This is an optimization exercise on Yosys and OpenROAD, whose aim is small area, not a production implementation. The RTL was checked by simulation tests, not by an equivalence proof against the original design.

Floorplan with the power grid:
(0.5 px per um) Pins as bars on the die edge.
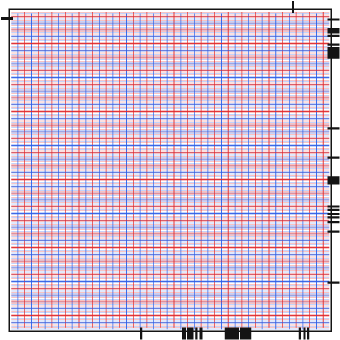
Cells colored by class:
(1 px per um)
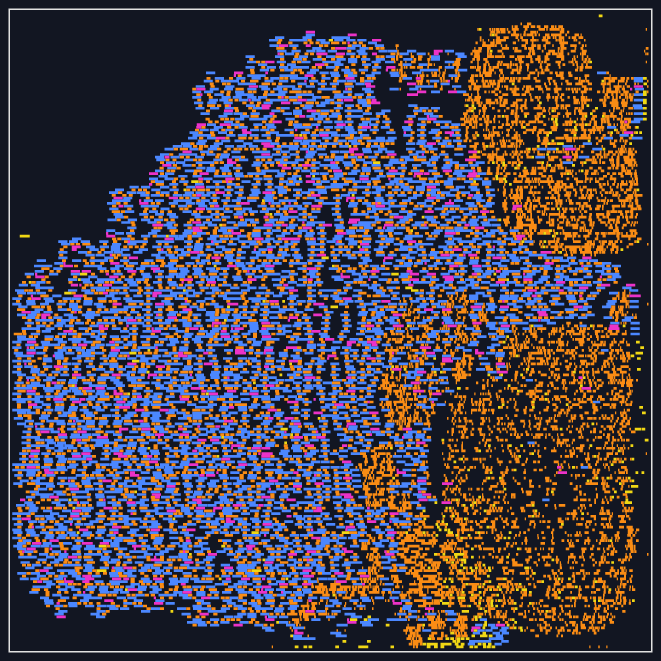
Clock wires, drivers and flops:
(1 px per um)
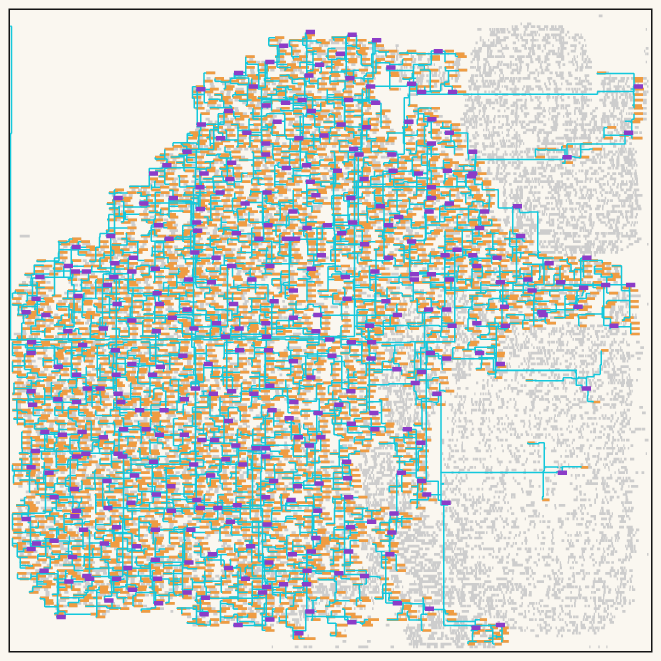
### design/flow/config.mk
export PLATFORM = sky130hd
export DESIGN_NAME = top_level
export DESIGN_NICKNAME = top_level
export VERILOG_FILES = /design/flow/design.v
export SDC_FILE = /design/flow/constraint.sdc
export NUM_CORES = 8
export LEC_CHECK = 0
export CAP_MARGIN = 20
export CORE_MARGIN = 2
export CORE_UTILIZATION = 40
export SLEW_MARGIN = 20
export SYNTH_MEMORY_MAX_BITS = 65536
### design/flow/constraint.sdc
create_clock -name core_clock -period 20.0 [get_ports {clk}]
set_input_delay 4.0000 -clock core_clock [delete_from_list [all_inputs] [get_ports {clk}]]
set_output_delay 4.0000 -clock core_clock [all_outputs]
set_load 0.01 [all_outputs]
### design/flow/design.v
module sync_10(input logic clk,
					input logic [9:0] d,
					output logic [9:0] q);
	logic [9:0] n1;
	  always_ff@(posedge clk)
		begin
			n1 <= d;
			q <= n1;
		end
endmodule
module debounce
 #(parameter clk_freq    = 50_000_000,  
             stable_time = 30)          
  (input  logic clk,      
                reset_n,  
                button,   
   output logic result);  
  logic ff1,ff2,ff3;
  logic ena;
  logic sclr;
  localparam int max_count = clk_freq*stable_time/1000;  
  logic [$clog2(max_count):0] count;  
  always_ff @(posedge clk, negedge reset_n)  
    if(!reset_n) begin
      ff1 <= 0;
      ff2 <= 0;
      ff3 <= 0;
    end
    else begin
      if(ena)
        ff3 <= ff2;
      ff1 <= button;
      ff2 <= ff1;  
    end
  assign result = ff3;
  assign sclr = ff1 ^ ff2;  
  always_ff @(posedge clk, negedge reset_n)
    if(!reset_n)
      count <= 0;
    else if(sclr)  
        count <= 0;
    else if (!ena)  
        count <= count + 1;
  assign ena = (count > max_count) ? 1 : 0;  
endmodule
module storage
#(parameter int                    width = 16)
	(input  logic        clk,
								reset_n,
    input logic [width-1:0] d,  
	 input logic enable,  
	 output logic [width-1:0] q);  
  always_ff@(posedge clk, negedge reset_n) begin
    if (!reset_n) 		  
      q <= '0;  
	 else if (!enable) 
			q <= q;
	 else  
		q <= d;
	 end
endmodule
module point_selector
  (input  logic [1:0]            s,
   output logic [5:0] p);
  always_comb
	case(s)
		2'b00 : p = 6'b000000;
		2'b01 : p = 6'b000100; 
      2'b10 : p = 6'b001000;
		2'b11 : p = 6'b000000;
		default: p = 6'b000000;
	endcase
endmodule
module blanking
	(input  logic [7:0] Num_Hex5, Num_Hex4, Num_Hex3, Num_Hex2, Num_Hex1, Num_Hex0,
	 input logic [5:0] DP_in,
	 output logic [5:0] q);  
	always_comb
	begin
		q[5] = (Num_Hex5 == 6'b000000) & !(DP_in[5]);
		q[4] = (Num_Hex4 == 6'b000000) & !(DP_in[4]) & (q[4 + 1]);
		q[3] = (Num_Hex3 == 6'b000000) & !(DP_in[3]) & (q[3 + 1]);
		q[2] = (Num_Hex2 == 6'b000000) & !(DP_in[2]) & (q[2 + 1]);
		q[1] = (Num_Hex1 == 6'b000000) & !(DP_in[1]) & (q[1 + 1]);
		q[0] = (Num_Hex0 == 6'b000000) & !(DP_in[0]) & (q[0 + 1]);
	end
endmodule			
module MUX4TO1
 #(parameter width=16)
  (input  logic [width-1:0] in1,in2,in3,in4,
   input  logic [1:0]            s,
   output logic [width-1:0] mux_out);
  always_comb
	case(s)
		2'b00 : mux_out = in1;
		2'b01 : mux_out = in2; 
      2'b10 : mux_out = in3;
		2'b11 : mux_out = in4;
		default: mux_out = in1;
	endcase
endmodule
module SevenSegment_decoder(             
  input  logic [3:0] input7S,  
  input  logic       DP,Blank,       
  output logic [7:0] H);
  logic [6:0] seven_seg;                               
  always_comb         
	if (Blank)
		seven_seg = 7'b0_00_00_00;
	else
    case(input7S)     
      0: seven_seg  = 7'b0_11_11_11;  
      1: seven_seg  = 7'b0_00_01_10;  
      2: seven_seg  = 7'b1_01_10_11;  
      3: seven_seg  = 7'b1_00_11_11;  
      4: seven_seg  = 7'b1_10_01_10;  
      5: seven_seg  = 7'b1_10_11_01;  
      6: seven_seg  = 7'b1_11_11_01;  
      7: seven_seg  = 7'b0_00_01_11;  
      8: seven_seg  = 7'b1_11_11_11;
      9: seven_seg  = 7'b1_10_01_11;
      10: seven_seg = 7'b1_11_01_11;  
      11: seven_seg = 7'b1_11_11_00;  
      12: seven_seg = 7'b0_11_10_01;  
      13: seven_seg = 7'b1_01_11_10;  
      14: seven_seg = 7'b1_11_10_01;  
      15: seven_seg = 7'b1_11_00_01;  
      default: seven_seg = 7'b0_00_00_00;  
    endcase
  assign H[6:0] = ~seven_seg;
  assign H[7]   = ~DP;
endmodule
module SevenSegment
 (input  logic [5:0] DP_in,Blank,
  input  logic [3:0] Num_Hex0,Num_Hex1,Num_Hex2,Num_Hex3,Num_Hex4,Num_Hex5,
  output logic [7:0] Hex0,Hex1,Hex2,Hex3,Hex4,Hex5);
 SevenSegment_decoder decoder0(.H      (Hex0),
                               .input7S(Num_Hex0),
							        				 .Blank  (Blank[0]),
                               .DP     (DP_in[0]));      
 SevenSegment_decoder decoder1(.H      (Hex1),
                               .input7S(Num_Hex1),
							        				 .Blank  (Blank[1]),
                               .DP     (DP_in[1]));      
 SevenSegment_decoder decoder2(.H      (Hex2),
                               .input7S(Num_Hex2),
							        				 .Blank  (Blank[2]),
                               .DP     (DP_in[2]));      
 SevenSegment_decoder decoder3(.H      (Hex3),
                               .input7S(Num_Hex3),
							        				 .Blank  (Blank[3]),
                               .DP     (DP_in[3]));      
 SevenSegment_decoder decoder4(.H      (Hex4),
                               .input7S(Num_Hex4),
							        				 .Blank  (Blank[4]),
                               .DP     (DP_in[4]));     
 SevenSegment_decoder decoder5(.H      (Hex5),
                               .input7S(Num_Hex5),
								      				 .Blank  (Blank[5]),
                               .DP     (DP_in[5]));  
endmodule
module binary_bcd
 (input  logic        clk,reset_n,
  input  logic [12:0] binary,
  output logic [15:0] bcd);
  typedef enum {S0,S1,S2,S3,S4,S5,S6} statetype;  
  statetype current_state,next_state;
  int counter;
  logic [28:0] bcd_signal;
  parameter logic [28:0]  
  add3_0digit = 29'b0_0000_0000_0000_0110_0000_0000_0000,
  add3_1digit = 29'b0_0000_0000_0110_0000_0000_0000_0000,
  add3_2digit = 29'b0_0000_0110_0000_0000_0000_0000_0000,
  add3_3digit = 29'b0_0110_0000_0000_0000_0000_0000_0000;
  always_ff@(posedge clk, negedge reset_n) begin
    if (!reset_n) begin  
      bcd           <= 0;
      bcd_signal    <= 0;
      counter       <= 0;
      current_state <= S0;
    end
    else begin
      case(current_state)
        S0: begin bcd_signal[12:0] <= binary; 
                  next_state = S1; end
        S1: begin if(bcd_signal[28:25] > 4) 
                    bcd_signal <= bcd_signal + add3_3digit; 
                  next_state = S2; 
            end
        S2: begin if(bcd_signal[24:21] > 4) 
                    bcd_signal <= bcd_signal + add3_2digit; 
                  next_state = S3; 
            end
        S3: begin if(bcd_signal[20:17] > 4) 
                    bcd_signal <= bcd_signal + add3_1digit; 
                  next_state = S4; 
            end
        S4: begin if(bcd_signal[16:13] > 4) 
                    bcd_signal <= bcd_signal + add3_0digit; 
                  next_state = S5; 
            end
        S5: begin bcd_signal <= bcd_signal<<1; 
                  next_state = S6; end
        S6: begin if(counter == 12) begin
                    bcd        <= bcd_signal[28:13];
                    bcd_signal <= 0; 
                    counter    <= 0;
                    next_state = S0;
                  end
                  else begin
                    counter    <= counter+1;
                    next_state = S1;
                  end 
            end
        default: begin 
          next_state = S0;
          counter    <= 0;
          bcd_signal <= 0;
        end 
      endcase
      current_state <= next_state;
    end
  end
endmodule
module ADC_Conversion(
      input              MAX10_CLK1_50,
		input              response_valid,  
		input   [11:0]     response_data,   
		output             response_valid_out, 
		output  				[11:0] ADC_out
);
reg  [11:0] vol;
always @ (posedge MAX10_CLK1_50) 
begin
	if (response_valid)
	begin
		vol <= response_data;
	end
end			
 assign ADC_out = vol;
 assign response_valid_out = response_valid;
endmodule
module averager256
#(parameter int  
     N    = 8,    
     bits = 11)   
  (input  logic          clk,
                         EN,      
                         reset_n,
   input  logic [bits:0] Din,      
   output logic [bits:0] Q);       
  logic [bits:0] REG_ARRAY [2**N:0];                                             
  logic [2*bits:0] sum;  
  always_ff @(posedge clk, negedge reset_n) 
  begin
    if(!reset_n) begin
      for(int i = 0; i < 2**N+1; i++)  
        REG_ARRAY[i] <= 0;
      Q <= 0;
		sum <= 0;
    end
    else if(EN) begin
	 for(int i = 0; i < 2**N; i++)  
		REG_ARRAY[i+1] <= REG_ARRAY[i];  
	REG_ARRAY[0] <= Din;  
	sum <= sum + REG_ARRAY[0] - REG_ARRAY[2**N];  
	Q <= sum/2**N;  
  end
 end
endmodule   
module voltage2distance_array2(
  input  logic        clk, 
  input  logic [12:0] voltage,
  output logic [12:0] distance);
  logic [12-1:0] my_rom[2**12-1:0];  
  initial begin  
    $readmemh("v2d_rom.hex",my_rom);  
  end
  always @(posedge clk) begin
	 distance <= my_rom[voltage[11:0]];
end
endmodule
module ADC_Data(
  input  logic        clk,
                      reset_n,  
  input  logic        adc_valid,    
  input  logic [11:0] adc_data,     
  output logic [12:0] voltage,  
                      distance, 
  output logic [11:0] ADC_raw,  
                      ADC_out); 
  parameter integer X = 4;  
  logic          response_valid_out;
  logic [11:0]   ADC_raw_temp,ADC_out_ave,temp;
  logic [12:0]   voltage_temp;
  logic [X+11:0] Q_high_res;  
 ADC_Conversion ADC_ins(
    .MAX10_CLK1_50      (clk),
    .response_valid     (adc_valid),
    .response_data      (adc_data),
    .response_valid_out (response_valid_out),
    .ADC_out            (ADC_raw_temp)); 
  voltage2distance_array2 voltage2distance_ins(
    .clk(clk),
    .voltage  (voltage_temp),
    .distance (distance));
  averager256 #(  
    .N(8),      
    .bits(11))  
  averager(  
    .clk     (clk),
    .reset_n (reset_n),
    .EN      (response_valid_out),
    .Din     (ADC_raw_temp),
    .Q       (ADC_out_ave));
  assign ADC_out = ADC_out_ave;
  assign ADC_raw = ADC_raw_temp;
  assign voltage = voltage_temp;
  assign voltage_temp = ADC_out_ave*2500*2/(2**12);  
endmodule
module downcounter
 #(parameter int period = 100000)  
  (input  logic clk,       
                reset_n,   
                enable,    
   output logic zero);     
  int current_count;
  always_ff @(posedge clk, negedge reset_n) begin
    if (!reset_n) begin
      current_count <= 0; 
      zero          <= 0;
    end
    else if (enable) 
      if (current_count == 0) begin 
        current_count <= period - 1; 
        zero          <= 1;  
      end
      else begin
        current_count--;  
        zero <= 0;
      end 
    else
      zero <= 0; 
  end  
endmodule
module phase_accumulator
#(parameter int
     N    = 13   
    )
  (input  logic          clk,
                         EN,      
                         reset_n,
	input logic [N-1:0] phase_accum_len,  
	input logic [N-1:0] tuning_word,
   output logic [N-1:0] phase);    
  always_ff @(posedge clk, negedge reset_n) 
  begin
    if(!reset_n) begin
      phase <= 0;
    end
    else if(EN) begin
		if (phase >= phase_accum_len)  
			phase <= 0;
		else 
			phase <= phase + tuning_word; 
  end
 end
endmodule   
module sine_generator 
#(parameter int
	amp_width = 10,  
	table_size_n = 13
	)
(
  input  logic        clk, reset_n,
  input  logic [table_size_n-1:0] phase_in,  
  output logic [amp_width:0] amp_out);
  logic [11:0] sin[2**13/4:0];  
  initial begin  
    $readmemh("sine_rom.hex",sin);  
  end
    always_ff @(posedge clk, negedge reset_n) begin
    if (!reset_n)
      amp_out <= 0;
		else	
			if ((0 <= phase_in) & (phase_in <= 2048)) amp_out <= 1022 + sin[phase_in];
			else if ((2048 <= phase_in) & (phase_in <= 4096)) amp_out <= 1022 + sin[4096 - phase_in];
			else if ((4096 <= phase_in) & (phase_in <= 6144)) amp_out <= 1022 - sin[phase_in-4096];
			else if ((6144 <= phase_in) & (phase_in <= 8192)) amp_out <= 1022 - sin[8192-phase_in];
			end
endmodule
module DDS 
#(parameter int
	amp_width = 10,  
	table_size_n = 13			   
	)
	(
		input logic clk,  
						reset_n,
						en,
	input logic[table_size_n-1:0] tuning_word,  
	output logic [amp_width-1:0] amplitude
	);
	logic [amp_width-1:0] amplitude_bus;
	logic [table_size_n-1:0] phase_bus;
	assign amplitude = amplitude_bus; 
phase_accumulator #(.N(table_size_n))
			phase_accumulator_ins(.clk(clk),  
														.EN(en),   
														.reset_n(reset_n),
														.phase_accum_len({table_size_n{1'b1}}),
														.tuning_word(tuning_word),
														.phase(phase_bus)
														);
sine_generator #(.amp_width(amp_width),
						.table_size_n(table_size_n))
 singen_ins(.clk(clk),  
									.reset_n(reset_n),
									.phase_in(phase_bus),
									.amp_out(amplitude_bus)  
									);		
endmodule	
module top_level
 (input  logic       clk,
  input  logic       reset_n,
  input  logic       key_enable,  
  input  logic [9:0] SW,
  input  logic       adc_valid,    
  input  logic [11:0] adc_data,    
  output logic [9:0] LEDR,
  output logic [7:0] HEX0,HEX1,HEX2,HEX3,HEX4,HEX5,
  output logic D0,D1,D2,D3,D4,D5,D6,D7,D8,D9);
  logic [3:0]  Num_Hex0, Num_Hex1, Num_Hex2, Num_Hex3, Num_Hex4, Num_Hex5;   
  logic [5:0]  DP_in, Blank;
  logic [12:0] switch_inputs;
  assign LEDR[9:0]         = sync_SW[9:0];  
  assign switch_inputs     = {5'b00000,sync_SW[7:0]};
  logic [15:0] storage_out;
  logic [9:0] sync_SW;
  logic en;  
  	logic [11:0] voltage_bus;
	logic [11:0] distance_bus;
	logic [11:0] ADC_out;									
	logic [15:0] distance_decimal;
	logic [15:0] voltage_decimal;  	
  logic [15:0] mux_out;
  assign Num_Hex0 = storage_out[3:0]; 
  assign Num_Hex1 = storage_out[7:4];
  assign Num_Hex2 = storage_out[11:8];
  assign Num_Hex3 = storage_out[15:12];
  assign Num_Hex4 = 4'b0000;
  assign Num_Hex5 = 4'b0000;   
  	sync_10 sync_10_ins(.clk(clk),
								.d(SW),  
								.q(sync_SW)  
								);
	debounce #(.clk_freq(50_000), .stable_time(30)) debounce_ins(.clk(clk),
									.reset_n(reset_n),
									.button(key_enable),
									.result(en)
									);
  	storage storage_ins(.clk(clk),
							  .reset_n(reset_n),
							  .d(mux_out),
							  .enable(en),
							  .q(storage_out)
							  );
  point_selector point_selc_ins(.s(sync_SW[9:8]),
										.p(DP_in)
										);
 blanking blanking_ins(    .Num_Hex0(Num_Hex0),
                            .Num_Hex1(Num_Hex1),
                            .Num_Hex2(Num_Hex2),
                            .Num_Hex3(Num_Hex3),
                            .Num_Hex4(Num_Hex4),
                            .Num_Hex5(Num_Hex5),
									 .DP_in(DP_in),
									 .q(Blank)
									 );									
MUX4TO1 Mux_ins(.in1(switch_inputs),
					.in2(distance_decimal),
					.in3(voltage_decimal),
					.in4(ADC_out),					
					.s(sync_SW[9:8]),
					.mux_out(mux_out)
);
 SevenSegment SevenSeg_ins(.Num_Hex0(Num_Hex0),
                            .Num_Hex1(Num_Hex1),
                            .Num_Hex2(Num_Hex2),
                            .Num_Hex3(Num_Hex3),
                            .Num_Hex4(Num_Hex4),
                            .Num_Hex5(Num_Hex5),
                            .Hex0(HEX0),
                            .Hex1(HEX1),
                            .Hex2(HEX2),
                            .Hex3(HEX3),
                            .Hex4(HEX4),
                            .Hex5(HEX5),
                            .DP_in(DP_in),
									 .Blank(Blank));
binary_bcd binary_bcd_ins_voltage(.clk(clk),                          
                            .reset_n(reset_n),                                 
                            .binary(voltage_bus),    
                            .bcd(voltage_decimal));
binary_bcd binary_bcd_ins_distance(.clk(clk),                          
                        .reset_n(reset_n),                                 
                        .binary(distance_bus),    
                        .bcd(distance_decimal));									 
ADC_Data ADC_Data_ins(.clk(clk),
									.reset_n(reset_n),
									.adc_valid(adc_valid),
									.adc_data(adc_data),
									.voltage(voltage_bus),
									.distance(distance_bus),
									.ADC_raw(),
									.ADC_out(ADC_out));
	logic[9:0] DAC_bus;
	logic dds_en;
	downcounter #(.period(1))
	downcounter_dds_clock(.clk(clk),
									.reset_n(reset_n),
									.enable(1),
									.zero(dds_en)
									);
	DDS #(.amp_width(10),
			.table_size_n(13)
		)
	DDS_ins(.clk(clk),  
				.reset_n(reset_n),
				.en(dds_en),
				.tuning_word(49),  
				.amplitude(DAC_bus)
	);
	assign D0 = DAC_bus[0];
	assign D1 = DAC_bus[1];
	assign D2 = DAC_bus[2];
	assign D3 = DAC_bus[3];
	assign D4 = DAC_bus[4];
	assign D5 = DAC_bus[5];
	assign D6 = DAC_bus[6];
	assign D7 = DAC_bus[7];
	assign D8 = DAC_bus[8];
	assign D9 = DAC_bus[9];
endmodule
### design/flow/sine_rom.hex
1FF
1FF
200
200
201
201
201
202
202
203
203
203
204
204
204
205
205
206
206
206
207
207
208
208
208
209
209
20A
20A
20A
20B
20B
20C
20C
20C
20D
20D
20D
20E
20E
20F
20F
20F
210
210
211
211
211
212
212
213
213
213
214
214
215
215
215
216
216
217
217
217
218
218
218
219
219
21A
21A
21A
21B
21B
21C
21C
21C
21D
21D
21E
21E
21E
21F
21F
220
220
220
221
221
221
222
222
223
223
223
224
224
225
225
225
226
226
227
227
227
228
228
228
229
229
22A
22A
22A
22B
22B
22C
22C
22C
22D
22D
22E
22E
22E
22F
22F
230
230
230
231
231
231
232
232
233
233
233
234
234
235
235
235
236
236
237
237
237
238
238
238
239
239
23A
23A
23A
23B
23B
23C
23C
23C
23D
23D
23E
23E
23E
23F
23F
23F
240
240
241
241
241
242
242
243
243
243
244
244
245
245
245
246
246
246
247
247
248
248
248
249
249
24A
24A
24A
24B
24B
24C
24C
24C
24D
24D
24D
24E
24E
24F
24F
24F
250
250
251
251
251
252
252
252
253
253
254
254
254
255
255
256
256
256
257
257
258
258
258
259
259
259
25A
25A
25B
25B
25B
25C
25C
25D
25D
25D
25E
25E
25E
25F
25F
260
260
260
261
261
262
262
262
263
263
263
264
264
265
265
265
266
266
267
267
267
268
268
268
269
269
26A
26A
26A
26B
26B
26C
26C
26C
26D
26D
26D
26E
26E
26F
26F
26F
270
270
270
271
271
272
272
272
273
273
274
274
274
275
275
275
276
276
277
277
277
278
278
278
279
279
27A
27A
27A
27B
27B
27C
27C
27C
27D
27D
27D
27E
27E
27F
27F
27F
280
280
280
281
281
282
282
282
283
283
284
284
284
285
285
285
286
286
287
287
287
288
288
288
289
289
28A
28A
28A
28B
28B
28B
28C
28C
28D
28D
28D
28E
28E
28E
28F
28F
290
290
290
291
291
291
292
292
293
293
293
294
294
294
295
295
296
296
296
297
297
297
298
298
299
299
299
29A
29A
29A
29B
29B
29C
29C
29C
29D
29D
29D
29E
29E
29F
29F
29F
2A0
2A0
2A0
2A1
2A1
2A2
2A2
2A2
2A3
2A3
2A3
2A4
2A4
2A4
2A5
2A5
2A6
2A6
2A6
2A7
2A7
2A7
2A8
2A8
2A9
2A9
2A9
2AA
2AA
2AA
2AB
2AB
2AC
2AC
2AC
2AD
2AD
2AD
2AE
2AE
2AE
2AF
2AF
2B0
2B0
2B0
2B1
2B1
2B1
2B2
2B2
2B3
2B3
2B3
2B4
2B4
2B4
2B5
2B5
2B5
2B6
2B6
2B7
2B7
2B7
2B8
2B8
2B8
2B9
2B9
2B9
2BA
2BA
2BB
2BB
2BB
2BC
2BC
2BC
2BD
2BD
2BD
2BE
2BE
2BF
2BF
2BF
2C0
2C0
2C0
2C1
2C1
2C1
2C2
2C2
2C3
2C3
2C3
2C4
2C4
2C4
2C5
2C5
2C5
2C6
2C6
2C7
2C7
2C7
2C8
2C8
2C8
2C9
2C9
2C9
2CA
2CA
2CA
2CB
2CB
2CC
2CC
2CC
2CD
2CD
2CD
2CE
2CE
2CE
2CF
2CF
2D0
2D0
2D0
2D1
2D1
2D1
2D2
2D2
2D2
2D3
2D3
2D3
2D4
2D4
2D5
2D5
2D5
2D6
2D6
2D6
2D7
2D7
2D7
2D8
2D8
2D8
2D9
2D9
2D9
2DA
2DA
2DB
2DB
2DB
2DC
2DC
2DC
2DD
2DD
2DD
2DE
2DE
2DE
2DF
2DF
2DF
2E0
2E0
2E1
2E1
2E1
2E2
2E2
2E2
2E3
2E3
2E3
2E4
2E4
2E4
2E5
2E5
2E5
2E6
2E6
2E7
2E7
2E7
2E8
2E8
2E8
2E9
2E9
2E9
2EA
2EA
2EA
2EB
2EB
2EB
2EC
2EC
2EC
2ED
2ED
2ED
2EE
2EE
2EE
2EF
2EF
2F0
2F0
2F0
2F1
2F1
2F1
2F2
2F2
2F2
2F3
2F3
2F3
2F4
2F4
2F4
2F5
2F5
2F5
2F6
2F6
2F6
2F7
2F7
2F7
2F8
2F8
2F8
2F9
2F9
2FA
2FA
2FA
2FB
2FB
2FB
2FC
2FC
2FC
2FD
2FD
2FD
2FE
2FE
2FE
2FF
2FF
2FF
300
300
300
301
301
301
302
302
302
303
303
303
304
304
304
305
305
305
306
306
306
307
307
307
308
308
308
309
309
309
30A
30A
30A
30B
30B
30B
30C
30C
30C
30D
30D
30D
30E
30E
30E
30F
30F
30F
310
310
310
311
311
311
312
312
312
313
313
313
314
314
314
315
315
315
316
316
316
317
317
317
318
318
318
319
319
319
31A
31A
31A
31B
31B
31B
31C
31C
31C
31D
31D
31D
31D
31E
31E
31E
31F
31F
31F
320
320
320
321
321
321
322
322
322
323
323
323
324
324
324
325
325
325
326
326
326
327
327
327
327
328
328
328
329
329
329
32A
32A
32A
32B
32B
32B
32C
32C
32C
32D
32D
32D
32E
32E
32E
32E
32F
32F
32F
330
330
330
331
331
331
332
332
332
333
333
333
333
334
334
334
335
335
335
336
336
336
337
337
337
338
338
338
338
339
339
339
33A
33A
33A
33B
33B
33B
33C
33C
33C
33C
33D
33D
33D
33E
33E
33E
33F
33F
33F
340
340
340
340
341
341
341
342
342
342
343
343
343
343
344
344
344
345
345
345
346
346
346
346
347
347
347
348
348
348
349
349
349
349
34A
34A
34A
34B
34B
34B
34C
34C
34C
34C
34D
34D
34D
34E
34E
34E
34F
34F
34F
34F
350
350
350
351
351
351
351
352
352
352
353
353
353
354
354
354
354
355
355
355
356
356
356
356
357
357
357
358
358
358
358
359
359
359
35A
35A
35A
35A
35B
35B
35B
35C
35C
35C
35D
35D
35D
35D
35E
35E
35E
35F
35F
35F
35F
360
360
360
360
361
361
361
362
362
362
362
363
363
363
364
364
364
364
365
365
365
366
366
366
366
367
367
367
367
368
368
368
369
369
369
369
36A
36A
36A
36B
36B
36B
36B
36C
36C
36C
36C
36D
36D
36D
36E
36E
36E
36E
36F
36F
36F
36F
370
370
370
371
371
371
371
372
372
372
372
373
373
373
374
374
374
374
375
375
375
375
376
376
376
376
377
377
377
378
378
378
378
379
379
379
379
37A
37A
37A
37A
37B
37B
37B
37B
37C
37C
37C
37D
37D
37D
37D
37E
37E
37E
37E
37F
37F
37F
37F
380
380
380
380
381
381
381
381
382
382
382
382
383
383
383
383
384
384
384
384
385
385
385
385
386
386
386
387
387
387
387
388
388
388
388
389
389
389
389
38A
38A
38A
38A
38B
38B
38B
38B
38B
38C
38C
38C
38C
38D
38D
38D
38D
38E
38E
38E
38E
38F
38F
38F
38F
390
390
390
390
391
391
391
391
392
392
392
392
393
393
393
393
394
394
394
394
394
395
395
395
395
396
396
396
396
397
397
397
397
398
398
398
398
399
399
399
399
399
39A
39A
39A
39A
39B
39B
39B
39B
39C
39C
39C
39C
39C
39D
39D
39D
39D
39E
39E
39E
39E
39F
39F
39F
39F
39F
3A0
3A0
3A0
3A0
3A1
3A1
3A1
3A1
3A1
3A2
3A2
3A2
3A2
3A3
3A3
3A3
3A3
3A3
3A4
3A4
3A4
3A4
3A5
3A5
3A5
3A5
3A5
3A6
3A6
3A6
3A6
3A7
3A7
3A7
3A7
3A7
3A8
3A8
3A8
3A8
3A9
3A9
3A9
3A9
3A9
3AA
3AA
3AA
3AA
3AA
3AB
3AB
3AB
3AB
3AC
3AC
3AC
3AC
3AC
3AD
3AD
3AD
3AD
3AD
3AE
3AE
3AE
3AE
3AF
3AF
3AF
3AF
3AF
3B0
3B0
3B0
3B0
3B0
3B1
3B1
3B1
3B1
3B1
3B2
3B2
3B2
3B2
3B2
3B3
3B3
3B3
3B3
3B3
3B4
3B4
3B4
3B4
3B4
3B5
3B5
3B5
3B5
3B6
3B6
3B6
3B6
3B6
3B7
3B7
3B7
3B7
3B7
3B8
3B8
3B8
3B8
3B8
3B8
3B9
3B9
3B9
3B9
3B9
3BA
3BA
3BA
3BA
3BA
3BB
3BB
3BB
3BB
3BB
3BC
3BC
3BC
3BC
3BC
3BD
3BD
3BD
3BD
3BD
3BE
3BE
3BE
3BE
3BE
3BE
3BF
3BF
3BF
3BF
3BF
3C0
3C0
3C0
3C0
3C0
3C1
3C1
3C1
3C1
3C1
3C1
3C2
3C2
3C2
3C2
3C2
3C3
3C3
3C3
3C3
3C3
3C3
3C4
3C4
3C4
3C4
3C4
3C5
3C5
3C5
3C5
3C5
3C5
3C6
3C6
3C6
3C6
3C6
3C7
3C7
3C7
3C7
3C7
3C7
3C8
3C8
3C8
3C8
3C8
3C8
3C9
3C9
3C9
3C9
3C9
3CA
3CA
3CA
3CA
3CA
3CA
3CB
3CB
3CB
3CB
3CB
3CB
3CC
3CC
3CC
3CC
3CC
3CC
3CD
3CD
3CD
3CD
3CD
3CD
3CE
3CE
3CE
3CE
3CE
3CE
3CF
3CF
3CF
3CF
3CF
3CF
3D0
3D0
3D0
3D0
3D0
3D0
3D1
3D1
3D1
3D1
3D1
3D1
3D2
3D2
3D2
3D2
3D2
3D2
3D2
3D3
3D3
3D3
3D3
3D3
3D3
3D4
3D4
3D4
3D4
3D4
3D4
3D5
3D5
3D5
3D5
3D5
3D5
3D5
3D6
3D6
3D6
3D6
3D6
3D6
3D7
3D7
3D7
3D7
3D7
3D7
3D7
3D8
3D8
3D8
3D8
3D8
3D8
3D8
3D9
3D9
3D9
3D9
3D9
3D9
3D9
3DA
3DA
3DA
3DA
3DA
3DA
3DA
3DB
3DB
3DB
3DB
3DB
3DB
3DB
3DC
3DC
3DC
3DC
3DC
3DC
3DC
3DD
3DD
3DD
3DD
3DD
3DD
3DD
3DE
3DE
3DE
3DE
3DE
3DE
3DE
3DF
3DF
3DF
3DF
3DF
3DF
3DF
3DF
3E0
3E0
3E0
3E0
3E0
3E0
3E0
3E1
3E1
3E1
3E1
3E1
3E1
3E1
3E1
3E2
3E2
3E2
3E2
3E2
3E2
3E2
3E2
3E3
3E3
3E3
3E3
3E3
3E3
3E3
3E3
3E4
3E4
3E4
3E4
3E4
3E4
3E4
3E4
3E5
3E5
3E5
3E5
3E5
3E5
3E5
3E5
3E6
3E6
3E6
3E6
3E6
3E6
3E6
3E6
3E6
3E7
3E7
3E7
3E7
3E7
3E7
3E7
3E7
3E8
3E8
3E8
3E8
3E8
3E8
3E8
3E8
3E8
3E9
3E9
3E9
3E9
3E9
3E9
3E9
3E9
3E9
3EA
3EA
3EA
3EA
3EA
3EA
3EA
3EA
3EA
3EB
3EB
3EB
3EB
3EB
3EB
3EB
3EB
3EB
3EB
3EC
3EC
3EC
3EC
3EC
3EC
3EC
3EC
3EC
3ED
3ED
3ED
3ED
3ED
3ED
3ED
3ED
3ED
3ED
3EE
3EE
3EE
3EE
3EE
3EE
3EE
3EE
3EE
3EE
3EE
3EF
3EF
3EF
3EF
3EF
3EF
3EF
3EF
3EF
3EF
3F0
3F0
3F0
3F0
3F0
3F0
3F0
3F0
3F0
3F0
3F0
3F1
3F1
3F1
3F1
3F1
3F1
3F1
3F1
3F1
3F1
3F1
3F1
3F2
3F2
3F2
3F2
3F2
3F2
3F2
3F2
3F2
3F2
3F2
3F3
3F3
3F3
3F3
3F3
3F3
3F3
3F3
3F3
3F3
3F3
3F3
3F3
3F4
3F4
3F4
3F4
3F4
3F4
3F4
3F4
3F4
3F4
3F4
3F4
3F4
3F5
3F5
3F5
3F5
3F5
3F5
3F5
3F5
3F5
3F5
3F5
3F5
3F5
3F6
3F6
3F6
3F6
3F6
3F6
3F6
3F6
3F6
3F6
3F6
3F6
3F6
3F6
3F6
3F7
3F7
3F7
3F7
3F7
3F7
3F7
3F7
3F7
3F7
3F7
3F7
3F7
3F7
3F7
3F8
3F8
3F8
3F8
3F8
3F8
3F8
3F8
3F8
3F8
3F8
3F8
3F8
3F8
3F8
3F8
3F8
3F9
3F9
3F9
3F9
3F9
3F9
3F9
3F9
3F9
3F9
3F9
3F9
3F9
3F9
3F9
3F9
3F9
3F9
3FA
3FA
3FA
3FA
3FA
3FA
3FA
3FA
3FA
3FA
3FA
3FA
3FA
3FA
3FA
3FA
3FA
3FA
3FA
3FA
3FA
3FB
3FB
3FB
3FB
3FB
3FB
3FB
3FB
3FB
3FB
3FB
3FB
3FB
3FB
3FB
3FB
3FB
3FB
3FB
3FB
3FB
3FB
3FB
3FC
3FC
3FC
3FC
3FC
3FC
3FC
3FC
3FC
3FC
3FC
3FC
3FC
3FC
3FC
3FC
3FC
3FC
3FC
3FC
3FC
3FC
3FC
3FC
3FC
3FC
3FC
3FC
3FC
3FC
3FD
3FD
3FD
3FD
3FD
3FD
3FD
3FD
3FD
3FD
3FD
3FD
3FD
3FD
3FD
3FD
3FD
3FD
3FD
3FD
3FD
3FD
3FD
3FD
3FD
3FD
3FD
3FD
3FD
3FD
3FD
3FD
3FD
3FD
3FD
3FD
3FD
3FD
3FD
3FD
3FD
3FD
3FE
3FE
3FE
3FE
3FE
3FE
3FE
3FE
3FE
3FE
3FE
3FE
3FE
3FE
3FE
3FE
3FE
3FE
3FE
3FE
3FE
3FE
3FE
3FE
3FE
3FE
3FE
3FE
3FE
3FE
3FE
3FE
3FE
3FE
3FE
3FE
3FE
3FE
3FE
3FE
3FE
3FE
3FE
3FE
3FE
3FE
3FE
3FE
3FE
3FE
3FE
3FE
3FE
3FE
3FE
3FE
3FE
3FE
### design/flow/v2d_rom.hex
0
0
0
0
0
0
0
0
0
0
0
0
0
0
0
0
0
0
0
0
0
0
0
0
0
0
0
0
0
0
0
0
0
0
0
0
0
0
0
0
0
0
0
0
0
0
0
0
0
0
0
0
0
0
0
0
0
0
0
0
0
0
0
0
0
0
0
0
0
0
0
0
0
0
0
0
0
0
0
0
0
0
0
0
0
0
0
0
0
0
0
0
0
0
0
0
0
0
0
0
0
0
0
0
0
0
0
0
0
0
0
0
0
0
0
0
0
0
0
0
0
0
0
0
0
0
0
0
0
0
0
0
0
0
0
0
0
0
0
0
0
0
0
0
0
0
0
0
0
0
0
0
0
0
0
0
0
0
0
0
0
0
0
0
0
0
0
0
0
0
0
0
0
0
0
0
0
0
0
0
0
0
0
0
0
0
0
0
0
0
0
0
0
0
0
0
0
0
0
0
0
0
0
0
0
0
0
0
0
0
0
0
0
0
0
0
0
0
0
0
0
0
0
0
0
0
0
0
0
0
0
0
0
0
0
0
0
0
0
0
0
0
0
0
0
0
0
0
0
0
0
0
0
0
0
0
0
0
0
0
0
0
0
0
0
0
0
0
0
0
0
0
0
0
0
0
0
0
0
0
0
0
0
0
0
0
0
0
0
0
0
0
0
FFC
FF3
FEB
FE3
FDA
FD2
FCA
FC2
FB9
FB1
FA9
FA1
F99
F90
F88
F80
F78
F70
F68
F60
F58
F50
F48
F40
F38
F30
F28
F20
F18
F10
F08
F01
EF9
EF1
EE9
EE1
EDA
ED2
ECA
EC2
EBB
EB3
EAB
EA4
E9C
E94
E8D
E85
E7E
E76
E6E
E67
E5F
E58
E50
E49
E42
E3A
E33
E2B
E24
E1D
E15
E0E
E07
DFF
DF8
DF1
DE9
DE2
DDB
DD4
DCD
DC5
DBE
DB7
DB0
DA9
DA2
D9B
D94
D8C
D85
D7E
D77
D70
D69
D62
D5B
D55
D4E
D47
D40
D39
D32
D2B
D24
D1E
D17
D10
D09
D02
CFC
CF5
CEE
CE8
CE1
CDA
CD4
CCD
CC6
CC0
CB9
CB3
CAC
CA5
C9F
C98
C92
C8B
C85
C7E
C78
C71
C6B
C65
C5E
C58
C52
C4B
C45
C3F
C38
C32
C2C
C25
C1F
C19
C13
C0C
C06
C00
BFA
BF4
BEE
BE7
BE1
BDB
BD5
BCF
BC9
BC3
BBD
BB7
BB1
BAB
BA5
B9F
B99
B93
B8D
B87
B81
B7B
B76
B70
B6A
B64
B5E
B58
B53
B4D
B47
B41
B3C
B36
B30
B2B
B25
B1F
B1A
B14
B0E
B09
B03
AFD
AF8
AF2
AED
AE7
AE2
ADC
AD7
AD1
ACC
AC6
AC1
ABB
AB6
AB0
AAB
AA6
AA0
A9B
A96
A90
A8B
A86
A80
A7B
A76
A71
A6B
A66
A61
A5C
A56
A51
A4C
A47
A42
A3D
A37
A32
A2D
A28
A23
A1E
A19
A14
A0F
A0A
A05
A00
9FB
9F6
9F1
9EC
9E7
9E2
9DD
9D8
9D3
9CF
9CA
9C5
9C0
9BB
9B6
9B2
9AD
9A8
9A3
99F
99A
995
990
98C
987
982
97E
979
974
970
96B
966
962
95D
959
954
94F
94B
946
942
93D
939
934
930
92B
927
922
91E
91A
915
911
90C
908
904
8FF
8FB
8F7
8F2
8EE
8EA
8E5
8E1
8DD
8D8
8D4
8D0
8CC
8C7
8C3
8BF
8BB
8B7
8B3
8AE
8AA
8A6
8A2
89E
89A
896
892
88D
889
885
881
87D
879
875
871
86D
869
865
861
85D
859
856
852
84E
84A
846
842
83E
83A
836
833
82F
82B
827
823
820
81C
818
814
810
80D
809
805
802
7FE
7FA
7F7
7F3
7EF
7EC
7E8
7E4
7E1
7DD
7D9
7D6
7D2
7CF
7CB
7C7
7C4
7C0
7BD
7B9
7B6
7B2
7AF
7AB
7A8
7A4
7A1
79E
79A
797
793
790
78C
789
786
782
77F
77C
778
775
772
76E
76B
768
764
761
75E
75A
757
754
751
74E
74A
747
744
741
73D
73A
737
734
731
72E
72B
727
724
721
71E
71B
718
715
712
70F
70C
709
706
703
700
6FD
6FA
6F7
6F4
6F1
6EE
6EB
6E8
6E5
6E2
6DF
6DC
6D9
6D6
6D3
6D0
6CE
6CB
6C8
6C5
6C2
6BF
6BC
6BA
6B7
6B4
6B1
6AE
6AC
6A9
6A6
6A3
6A1
69E
69B
698
696
693
690
68E
68B
688
686
683
680
67E
67B
678
676
673
670
66E
66B
669
666
664
661
65E
65C
659
657
654
652
64F
64D
64A
648
645
643
640
63E
63B
639
636
634
632
62F
62D
62A
628
626
623
621
61E
61C
61A
617
615
613
610
60E
60C
609
607
605
603
600
5FE
5FC
5F9
5F7
5F5
5F3
5F0
5EE
5EC
5EA
5E8
5E5
5E3
5E1
5DF
5DD
5DB
5D8
5D6
5D4
5D2
5D0
5CE
5CC
5C9
5C7
5C5
5C3
5C1
5BF
5BD
5BB
5B9
5B7
5B5
5B3
5B0
5AE
5AC
5AA
5A8
5A6
5A4
5A2
5A0
59E
59C
59A
598
597
595
593
591
58F
58D
58B
589
587
585
583
581
57F
57E
57C
57A
578
576
574
572
571
56F
56D
56B
569
567
566
564
562
560
55E
55D
55B
559
557
556
554
552
550
54F
54D
54B
549
548
546
544
543
541
53F
53E
53C
53A
539
537
535
534
532
530
52F
52D
52B
52A
528
527
525
523
522
520
51F
51D
51B
51A
518
517
515
514
512
511
50F
50E
50C
50A
509
507
506
504
503
501
500
4FF
4FD
4FC
4FA
4F9
4F7
4F6
4F4
4F3
4F1
4F0
4EF
4ED
4EC
4EA
4E9
4E7
4E6
4E5
4E3
4E2
4E1
4DF
4DE
4DC
4DB
4DA
4D8
4D7
4D6
4D4
4D3
4D2
4D0
4CF
4CE
4CC
4CB
4CA
4C8
4C7
4C6
4C5
4C3
4C2
4C1
4BF
4BE
4BD
4BC
4BA
4B9
4B8
4B7
4B5
4B4
4B3
4B2
4B0
4AF
4AE
4AD
4AC
4AA
4A9
4A8
4A7
4A6
4A4
4A3
4A2
4A1
4A0
49F
49D
49C
49B
49A
499
498
497
495
494
493
492
491
490
48F
48E
48C
48B
48A
489
488
487
486
485
484
483
482
481
480
47E
47D
47C
47B
47A
479
478
477
476
475
474
473
472
471
470
46F
46E
46D
46C
46B
46A
469
468
467
466
465
464
463
462
461
460
45F
45E
45D
45D
45C
45B
45A
459
458
457
456
455
454
453
452
451
451
450
44F
44E
44D
44C
44B
44A
449
449
448
447
446
445
444
443
442
442
441
440
43F
43E
43D
43D
43C
43B
43A
439
438
438
437
436
435
434
434
433
432
431
430
430
42F
42E
42D
42C
42C
42B
42A
429
428
428
427
426
425
425
424
423
422
422
421
420
41F
41F
41E
41D
41C
41C
41B
41A
41A
419
418
417
417
416
415
415
414
413
412
412
411
410
410
40F
40E
40E
40D
40C
40B
40B
40A
409
409
408
407
407
406
405
405
404
403
403
402
402
401
400
400
3FF
3FE
3FE
3FD
3FC
3FC
3FB
3FA
3FA
3F9
3F9
3F8
3F7
3F7
3F6
3F6
3F5
3F4
3F4
3F3
3F2
3F2
3F1
3F1
3F0
3EF
3EF
3EE
3EE
3ED
3EC
3EC
3EB
3EB
3EA
3EA
3E9
3E8
3E8
3E7
3E7
3E6
3E6
3E5
3E4
3E4
3E3
3E3
3E2
3E2
3E1
3E0
3E0
3DF
3DF
3DE
3DE
3DD
3DD
3DC
3DC
3DB
3DA
3DA
3D9
3D9
3D8
3D8
3D7
3D7
3D6
3D6
3D5
3D5
3D4
3D4
3D3
3D2
3D2
3D1
3D1
3D0
3D0
3CF
3CF
3CE
3CE
3CD
3CD
3CC
3CC
3CB
3CB
3CA
3CA
3C9
3C9
3C8
3C8
3C7
3C7
3C6
3C6
3C5
3C5
3C4
3C4
3C3
3C3
3C2
3C2
3C1
3C1
3C0
3C0
3BF
3BF
3BF
3BE
3BE
3BD
3BD
3BC
3BC
3BB
3BB
3BA
3BA
3B9
3B9
3B8
3B8
3B7
3B7
3B7
3B6
3B6
3B5
3B5
3B4
3B4
3B3
3B3
3B2
3B2
3B1
3B1
3B1
3B0
3B0
3AF
3AF
3AE
3AE
3AD
3AD
3AD
3AC
3AC
3AB
3AB
3AA
3AA
3A9
3A9
3A9
3A8
3A8
3A7
3A7
3A6
3A6
3A5
3A5
3A5
3A4
3A4
3A3
3A3
3A2
3A2
3A2
3A1
3A1
3A0
3A0
39F
39F
39F
39E
39E
39D
39D
39C
39C
39C
39B
39B
39A
39A
399
399
399
398
398
397
397
396
396
396
395
395
394
394
394
393
393
392
392
391
391
391
390
390
38F
38F
38F
38E
38E
38D
38D
38C
38C
38C
38B
38B
38A
38A
38A
389
389
388
388
387
387
387
386
386
385
385
385
384
384
383
383
383
382
382
381
381
381
380
380
37F
37F
37E
37E
37E
37D
37D
37C
37C
37C
37B
37B
37A
37A
37A
379
379
378
378
377
377
377
376
376
375
375
375
374
374
373
373
373
372
372
371
371
370
370
370
36F
36F
36E
36E
36E
36D
36D
36C
36C
36C
36B
36B
36A
36A
369
369
369
368
368
367
367
367
366
366
365
365
364
364
364
363
363
362
362
362
361
361
360
360
35F
35F
35F
35E
35E
35D
35D
35C
35C
35C
35B
35B
35A
35A
359
359
359
358
358
357
357
357
356
356
355
355
354
354
353
353
353
352
352
351
351
350
350
350
34F
34F
34E
34E
34D
34D
34D
34C
34C
34B
34B
34A
34A
349
349
349
348
348
347
347
346
346
345
345
345
344
344
343
343
342
342
341
341
341
340
340
33F
33F
33E
33E
33D
33D
33C
33C
33C
33B
33B
33A
33A
339
339
338
338
337
337
336
336
336
335
335
334
334
333
333
332
332
331
331
330
330
32F
32F
32F
32E
32E
32D
32D
32C
32C
32B
32B
32A
32A
329
329
328
328
327
327
326
326
325
325
324
324
323
323
322
322
321
321
321
320
320
31F
31F
31E
31E
31D
31D
31C
31C
31B
31B
31A
31A
319
319
318
318
317
317
316
316
315
314
314
313
313
312
312
311
311
310
310
30F
30F
30E
30E
30D
30D
30C
30C
30B
30B
30A
30A
309
309
308
308
307
306
306
305
305
304
304
303
303
302
302
301
301
300
300
2FF
2FE
2FE
2FD
2FD
2FC
2FC
2FB
2FB
2FA
2FA
2F9
2F8
2F8
2F7
2F7
2F6
2F6
2F5
2F5
2F4
2F4
2F3
2F2
2F2
2F1
2F1
2F0
2F0
2EF
2EE
2EE
2ED
2ED
2EC
2EC
2EB
2EB
2EA
2E9
2E9
2E8
2E8
2E7
2E7
2E6
2E5
2E5
2E4
2E4
2E3
2E3
2E2
2E1
2E1
2E0
2E0
2DF
2DE
2DE
2DD
2DD
2DC
2DC
2DB
2DA
2DA
2D9
2D9
2D8
2D7
2D7
2D6
2D6
2D5
2D4
2D4
2D3
2D3
2D2
2D1
2D1
2D0
2D0
2CF
2CE
2CE
2CD
2CD
2CC
2CB
2CB
2CA
2CA
2C9
2C8
2C8
2C7
2C7
2C6
2C5
2C5
2C4
2C4
2C3
2C2
2C2
2C1
2C0
2C0
2BF
2BF
2BE
2BD
2BD
2BC
2BB
2BB
2BA
2BA
2B9
2B8
2B8
2B7
2B6
2B6
2B5
2B5
2B4
2B3
2B3
2B2
2B1
2B1
2B0
2AF
2AF
2AE
2AE
2AD
2AC
2AC
2AB
2AA
2AA
2A9
2A8
2A8
2A7
2A6
2A6
2A5
2A4
2A4
2A3
2A3
2A2
2A1
2A1
2A0
29F
29F
29E
29D
29D
29C
29B
29B
29A
299
299
298
297
297
296
295
295
294
293
293
292
291
291
290
28F
28F
28E
28D
28D
28C
28B
28B
28A
289
289
288
287
287
286
285
285
284
283
283
282
281
281
280
27F
27F
27E
27D
27C
27C
27B
27A
27A
279
278
278
277
276
276
275
274
274
273
272
271
271
270
26F
26F
26E
26D
26D
26C
26B
26B
26A
269
268
268
267
266
266
265
264
264
263
262
261
261
260
25F
25F
25E
25D
25D
25C
25B
25A
25A
259
258
258
257
256
255
255
254
253
253
252
251
251
250
24F
24E
24E
24D
24C
24C
24B
24A
249
249
248
247
247
246
245
244
244
243
242
242
241
240
23F
23F
23E
23D
23D
23C
23B
23A
23A
239
238
238
237
236
235
235
234
233
233
232
231
230
230
22F
22E
22D
22D
22C
22B
22B
22A
229
228
228
227
226
226
225
224
223
223
222
221
221
220
21F
21E
21E
21D
21C
21C
21B
21A
219
219
218
217
216
216
215
214
214
213
212
211
211
210
20F
20F
20E
20D
20C
20C
20B
20A
20A
209
208
207
207
206
205
205
204
203
202
202
201
200
200
1FF
1FE
1FD
1FD
1FC
1FB
1FB
1FA
1F9
1F8
1F8
1F7
1F6
1F6
1F5
1F4
1F3
1F3
1F2
1F1
1F1
1F0
1EF
1EF
1EE
1ED
1EC
1EC
1EB
1EA
1EA
1E9
1E8
1E7
1E7
1E6
1E5
1E5
1E4
1E3
1E3
1E2
1E1
1E0
1E0
1DF
1DE
1DE
1DD
1DC
1DC
1DB
1DA
1DA
1D9
1D8
1D7
1D7
1D6
1D5
1D5
1D4
1D3
1D3
1D2
1D1
1D1
1D0
1CF
1CF
1CE
1CD
1CC
1CC
1CB
1CA
1CA
1C9
1C8
1C8
1C7
1C6
1C6
1C5
1C4
1C4
1C3
1C2
1C2
1C1
1C0
1C0
1BF
1BE
1BE
1BD
1BC
1BC
1BB
1BA
1BA
1B9
1B8
1B8
1B7
1B6
1B6
1B5
1B4
1B4
1B3
1B3
1B2
1B1
1B1
1B0
1AF
1AF
1AE
1AD
1AD
1AC
1AB
1AB
1AA
1AA
1A9
1A8
1A8
1A7
1A6
1A6
1A5
1A5
1A4
1A3
1A3
1A2
1A1
1A1
1A0
1A0
19F
19E
19E
19D
19D
19C
19B
19B
19A
19A
199
198
198
197
197
196
195
195
194
194
193
192
192
191
191
190
18F
18F
18E
18E
18D
18D
18C
18B
18B
18A
18A
189
189
188
187
187
186
186
185
185
184
184
183
183
182
181
181
180
180
17F
17F
17E
17E
17D
17D
17C
17C
17B
17B
17A
179
179
178
178
177
177
176
176
175
175
174
174
173
173
172
172
171
171
171
170
170
16F
16F
16E
16E
16D
16D
16C
16C
16B
16B
16A
16A
169
169
169
168
168
167
167
166
166
165
165
165
164
164
163
163
163
162
162
161
161
160
160
160
15F
15F
15E
15E
15E
15D
15D
15C
15C
15C
15B
15B
15B
15A
15A
15A
159
159
158
158
158
157
157
157
156
156
156
155
155
155
154
154
154
153
153
153
152
152
152
151
151
151
151
150
150
150
14F
14F
14F
14F
14E
14E
14E
14E
14D
14D
14D
14C
14C
14C
14C
14C
14B
14B
14B
14B
14A
14A
14A
14A
149
149
149
149
149
148
148
148
148
148
147
147
147
147
147
147
146
146
146
146
146
146
146
145
145
145
145
145
145
145
144
144
144
144
144
144
144
144
144
144
143
143
143
143
143
143
143
143
143
143
143
143
143
143
143
143
143
143
143
143
142
142
142
142
142
142
142
143
143
143
143
143
143
143
143
143
143
143
143
143
143
143
143
143
143
143
143
144
144
144
144
144
144
144
144
144
145
145
145
145
145
145
145
146
146
146
146
146
146
147
147
147
147
147
148
148
148
148
148
149
149
149
149
14A
14A
14A
14A
14B
14B
14B
14C
14C
14C
14C
14D
14D
14D
14E
14E
14E
14F
14F
14F
150
150
150
151
151
151
152
152
152
153
153
154
154
154
155
155
156
156
156
157
157
158
158
159
159
15A
15A
15A
15B
15B
15C
15C
15D
15D
15E
15E
15F
15F
160
161
161
162
162
163
163
164
164
165
166
166
167
167
168
169
169
16A
16A
16B
16C
16C
16D
16E
16E
16F
170
170
171
172
172
173
174
175
175
176
177
177
178
179
17A
17A
17B
17C
17D
17D
17E
17F
180
181
181
182
183
184
185
186
186
187
188
189
18A
18B
18C
18D
18D
18E
18F
190
191
192
193
194
195
196
197
198
199
19A
19B
19C
19D
19E
19F
1A0
1A1
1A2
1A3
1A4
1A5
1A6
1A7
1A8
1A9
1AA
1AB
1AC
1AD
1AF
1B0
1B1
1B2
1B3
1B4
1B5
1B6
1B8
1B9
1BA
1BB
1BC
1BE
1BF
1C0
1C1
1C2
1C4
1C5
1C6
1C7
1C9
1CA
1CB
1CC
1CE
1CF
1D0
1D2
1D3
1D4
1D6
1D7
1D8
1DA
1DB
1DC
1DE
1DF
1E0
1E2
1E3
1E5
1E6
1E8
1E9
1EA
1EC
1ED
1EF
1F0
1F2
1F3
1F5
1F6
1F8
1F9
1FB
1FC
1FE
1FF
201
202
204
206
207
209
20A
20C
20E
20F
211
213
214
216
217
219
21B
21C
21E
220
222
223
225
227
229
22A
22C
22E
230
231
233
235
237
239
23A
23C
23E
240
242
244
245
247
249
24B
24D
24F
251
253
255
257
259
25B
25D
25F
261
263
265
267
269
26B
26D
26F
271
273
275
277
279
27B
27D
280
282
284
286
288
28A
28C
28F
291
293
295
297
29A
29C
29E
2A0
2A3
2A5
2A7
2AA
2AC
2AE
2B0
2B3
2B5
2B8
2BA
2BC
2BF
2C1
2C3
2C6
2C8
2CB
2CD
2D0
2D2
2D4
2D7
2D9
2DC
2DE
2E1
2E3
2E6
2E8
2EB
2EE
2F0
2F3
2F5
2F8
2FB
2FD
300
302
305
308
30A
30D
310
312
315
318
31B
31D
320
323
326
328
32B
32E
331
334
336
339
33C
33F
342
345
348
34A
34D
350
353
356
359
35C
35F
362
365
368
36B
36E
371
374
377
37A
37D
380
383
387
38A
38D
390
393
396
399
39D
3A0
3A3
3A6
3A9
3AD
3B0
3B3
3B6
3BA
3BD
3C0
3C4
3C7
3CA
3CE
3D1
3D4
3D8
3DB
3DF
3E2
3E5
3E9
3EC
3F0
3F3
3F7
3FA
3FE
401
405
408
40C
40F
413
417
41A
41E
421
425
429
42C
430
434
437
43B
43F
443
446
44A
44E
452
455
459
45D
461
465
468
46C
470
474
478
47C
480
484
488
48C
490
494
498
49C
4A0
4A4
4A8
4AC
4B0
4B4
4B8
4BC
4C0
4C4
4C8
4CC
4D1
4D5
4D9
4DD
4E1
4E6
4EA
4EE
4F2
4F7
4FB
4FF
504
508
50C
511
515
519
51E
522
527
52B
52F
534
538
53D
541
546
54A
54F
553
558
55D
561
566
56A
56F
574
578
57D
582
586
58B
590
594
599
59E
5A3
5A8
5AC
5B1
5B6
5BB
5C0
5C5
5C9
5CE
5D3
5D8
5DD
5E2
5E7
5EC
5F1
5F6
5FB
600
605
60A
60F
614
619
61F
624
629
62E
633
638
63D
643
648
64D
652
658
65D
662
668
66D
672
678
67D
682
688
68D
693
698
69E
6A3
6A9
6AE
6B4
6B9
6BF
6C4
6CA
6CF
6D5
6DB
6E0
6E6
6EC
6F1
6F7
6FD
702
708
70E
714
719
71F
725
72B
731
737
73C
742
748
74E
754
75A
760
766
76C
772
778
77E
784
78A
790
796
79C
7A3
7A9
7AF
7B5
7BB
7C2
7C8
7CE
7D4
7DB
7E1
7E7
7ED
7F4
7FA
801
807
80D
814
81A
821
827
82E
834
83B
841
848
84E
855
85B
862
869
86F
876
87D
883
88A
891
898
89E
8A5
8AC
8B3
8B9
8C0
8C7
8CE
8D5
8DC
8E3
8EA
8F1
8F8
8FF
906
90D
914
91B
922
929
930
937
93E
946
94D
954
95B
962
96A
971
978
97F
987
98E
995
99D
9A4
9AC
9B3
9BA
9C2
9C9
9D1
9D8
9E0
9E7
9EF
9F7
9FE
A06
A0D
A15
A1D
A24
A2C
A34
A3C
A43
A4B
A53
A5B
A62
A6A
A72
A7A
A82
A8A
A92
A9A
AA2
AAA
AB2
ABA
AC2
ACA
AD2
ADA
AE2
AEA
AF2
AFB
B03
B0B
B13
B1B
B24
B2C
B34
B3D
B45
B4D
B56
B5E
B67
B6F
B77
B80
B88
B91
B99
BA2
BAB
BB3
BBC
BC4
BCD
BD6
BDE
BE7
BF0
BF8
C01
C0A
C13
C1C
C24
C2D
C36
C3F
C48
C51
C5A
C63
C6C
C75
C7E
C87
C90
C99
CA2
CAB
CB4
CBD
CC7
CD0
CD9
CE2
CEC
CF5
CFE
D07
D11
D1A
D24
D2D
D36
D40
D49
D53
D5C
D66
D6F
D79
D82
D8C
D96
D9F
DA9
DB3
DBC
DC6
DD0
DDA
DE3
DED
DF7
E01
E0B
E15
E1F
E28
E32
E3C
E46
E50
E5A
E64
E6F
E79
E83
E8D
E97
EA1
EAB
EB6
EC0
ECA
ED4
EDF
EE9
EF3
EFE
F08
F13
F1D
F27
F32
F3C
F47
F52
F5C
F67
F71
F7C
F87
F91
F9C
FA7
FB1
FBC
FC7
FD2
FDC
FE7
FF2
FFD
0
0
0
0
0
0
0
0
0
0
0
0
0
0
0
0
0
0
0
0
0
0
0
0
0
0
0
0
0
0
0
0
0
0
0
0
0
0
0
0
0
0
0
0
0
0
0
0
0
0
0
0
0
0
0
0
0
0
0
0
0
0
0
0
0
0
0
0
0
0
0
0
0
0
0
0
0
0
0
0
0
0
0
0
0
0
0
0
0
0
0
0
0
0
0
0
0
0
0
0
0
0
0
0
0
0
0
0
0
0
0
0
0
0
0
0
0
0
0
0
0
0
0
0
0
0
0
0
0
0
0
0
0
0
0
0
0
0
0
0
0
0
0
0
0
0
0
0
0
0
0
0
0
0
0
0
0
0
0
0
0
0
0
0
0
0
0
0
0
0
0
0
0
0
0
0
0
0
0
0
0
0
0
0
0
0
0
0
0
0
0
0
0
0
0
0
0
0
0
0
0
0
0
0
0
0
0
0
0
0
0
0
0
0
0
0
0
0
0
0
0
0
0
0
0
0
0
0
0
0
0
0
0
0
0
0
0
0
0
0
0
0
0
0
0
0
0
0
0
0
0
0
0
0
0
0
0
0
0
0
0
0
0
0
0
0
0
0
0
0
0
0
0
0
0
0
0
0
0
0
0
0
0
0
0
0
0
0
0
0
0
0
0
0
0
0
0
0
0
0
0
0
0
0
0
0
0
0
0
0
0
0
0
0
0
0
0
0
0
0
0
0
0
0
0
0
0
0
0
0
0
0
0
0
0
0
0
0
0
0
0
0
0
0
0
0
0
0
0
0
0
0
0
0
0
0
0
0
0
0
0
0
0
0
0
0
0
0
0
0
0
0
0
0
0
0
0
0
0
0
0
0
0
0
0
0
0
0
0
0
0
0
0
0
0
0
0
0
0
0
0
0
0
0
0
0
0
0
0
0
0
0
0
0
0
0
0
0
0
0
0
0
0
0
0
0
0
0
0
0
0
0
0
0
0
0
0
0
0
0
0
0
0
0
0
0
0
0
0
0
0
0
0
0
0
0
0
0
0
0
0
0
0
0
0
0
0
0
0
0
0
0
0
0
0
0
0
0
0
0
0
0
0
0
0
0
0
0
0
0
0
0
0
0
0
0
0
0
0
0
0
0
0
0
0
0
0
0
0
0
0
0
0
0
0
0
0
0
0
0
0
0
0
0
0
0
0
0
0
0
0
0
0
0
0
0
0
0
0
0
0
0
0
0
0
0
0
0
0
0
0
0
0
0
0
0
0
0
0
0
0
0
0
0
0
0
0
0
0
0
0
0
0
0
0
0
0
0
0
0
0
0
0
0
0
0
0
0
0
0
0
0
0
0
0
0
0
0
0
0
0
0
0
0
0
0
0
0
0
0
0
0
0
0
0
0
0
### design/flow/run.sh
#!/bin/bash
# synth_recipe.tcl (not shown) runs the flow's synth.tcl, then flattens the netlist and writes it again
# the make line also repeats each setting of config.mk as NAME=value (left out here)
make -C /OpenROAD-flow-scripts/flow DESIGN_CONFIG=/design/flow/config.mk WORK_HOME=/design/flow/orfs CLKGATE_MAP_FILE= SYNTH_SCRIPT=/design/flow/synth_recipe.tcl finish
==> results.yml <==
worst_setup_path:
  slowest_delay_ns: 0.82
  critPathBufInv: 7
  regToRegSetupSlack_ns: 10.01
  crit_family: "adder cells"
  crit_slowest_cell: "clkinv_1"
  critPathLaunchType: "flop"
  crit_path_end: "ADC_Data_ins.voltage2distance_ins.distance[1]"
  cp_max_fo: 32
  r2r_end: "ADC_Data_ins.voltage2distance_ins.distance[1]"
synthesis:
  yosys.area.top_type: "dfrtp_1"
  yosys.area_share.adder_pct: 1.909
  synth_xor_area_share_pct: 0.9385
  synthFlopType: "dfrtp_1"
  ys_top_cells_by_area: "dfrtp_1, mux2_2, o21ai_0"
  synthSimpleGateAreaFrac_pct: 7.027
  synth_cells: 13800
  synth_top_cell_area_share_pct: 51.87
  synth.top_cells.by_count: "dfrtp_1, mux2_2, nand2_1"
  async_reset_ff_share_pct: 98.71
  yosys_register_bits: 3407
  yosysMostFrequentCell: "dfrtp_1"
hold_path:
  hold_start: "sync_10_ins.n1[1]"
  worstHoldPathCells: 0
route:
  route.met2.wl_mm: 192.5
  wire_per_inst_um: 24.49
  num_vias: 116600
  dr.pass1.iters: 17
  drc: 0
run_status:
  outcome: "complete, no violations"
cts:
  clkTransAtPathRegs_ns: 0.07
  cts_resized: 0
  root_buffer: "clkbuf_16"
  cts_tree: "done"
timing:
  fin_crit_ns: 9.988
  fin_tns_setup_ns: 0
  setup_viol: 0
  final_hold_viol_count: 0
finish:
  layout_commonest_cell: "dfrtp_1"
  final.fill_count: 37290
  seq_cells: 3407
  largest_class: "sequential cells"
  buf_share_pct: 2.119
  multi_input_area_share_pct: 39.97
  top_register: "ADC_Data_ins.averager.REG_ARRAY"
  nets: 13770
place:
  dp_cells: 18560
  port_buffers: 75
  place_hpwl_mm: 296.1
global_route:
  grt_overflow: 0
  grt_pass1_vias: 113700
  grt_max_degree: 194
  top_usage_layer: "met2"
  grt_pass1_wl_mm: 720.0
floorplanning:
  die-area_sq_um: 410700
  pin_count: 94
Notes on 'floorplan with the power grid' above:
net	color
VSS	blue
VDD	red
signal pins	94
rows	233
met5 straps	46
met4 straps	46
die width: 640.9 um
core area: 403,200 sq um

Notes on 'cells colored by class' above:
class	color	cells
flip-flops	blue	3,407
clock drivers and dummy loads	magenta	637
other buffers and delay cells	yellow	435
all other logic	orange	9,318
Finished Cell Area: 181,000 sq um
Final Util: 44.89%
Rows: 233
fraction of area in registers: 47.06%

Notes on 'clock wires, drivers and flops' above:
[cells driving clock nets] purple | count: 355
[flip-flops] orange | count: 3,407
[clock wires] cyan | length: 42.3 mm
routed clock nets	356
Clock Skew: 0.07227 ns

-- static timing again, ports no longer ideal --
The flow's constraints put no driver on any port. The routed layout listed below was extracted and timed again, unchanged, in two steps. Step 1 sets driving cells, clkbuf_16 on the clock port and buf_2 on the other inputs (assumed; they add their load-dependent delay and slew). Step 2 times the ports against the registers' clock, not the clock port: input delays grow and output delays shrink by t, the midpoint of the rising clock arrivals with the driver on. a / b / c = ideal ports / drivers / drivers and shift; a / b = the first two.
shift t [ns]: 0.988
slack for setup (ns): 10.012 / 10.012 / 10.012
cell pins on the clock port's net: 1
After both steps setup and hold are still met in this run. For this run, drivers alone change the setup slack by 0.000 ns; drivers and shift together by 0.000 ns.
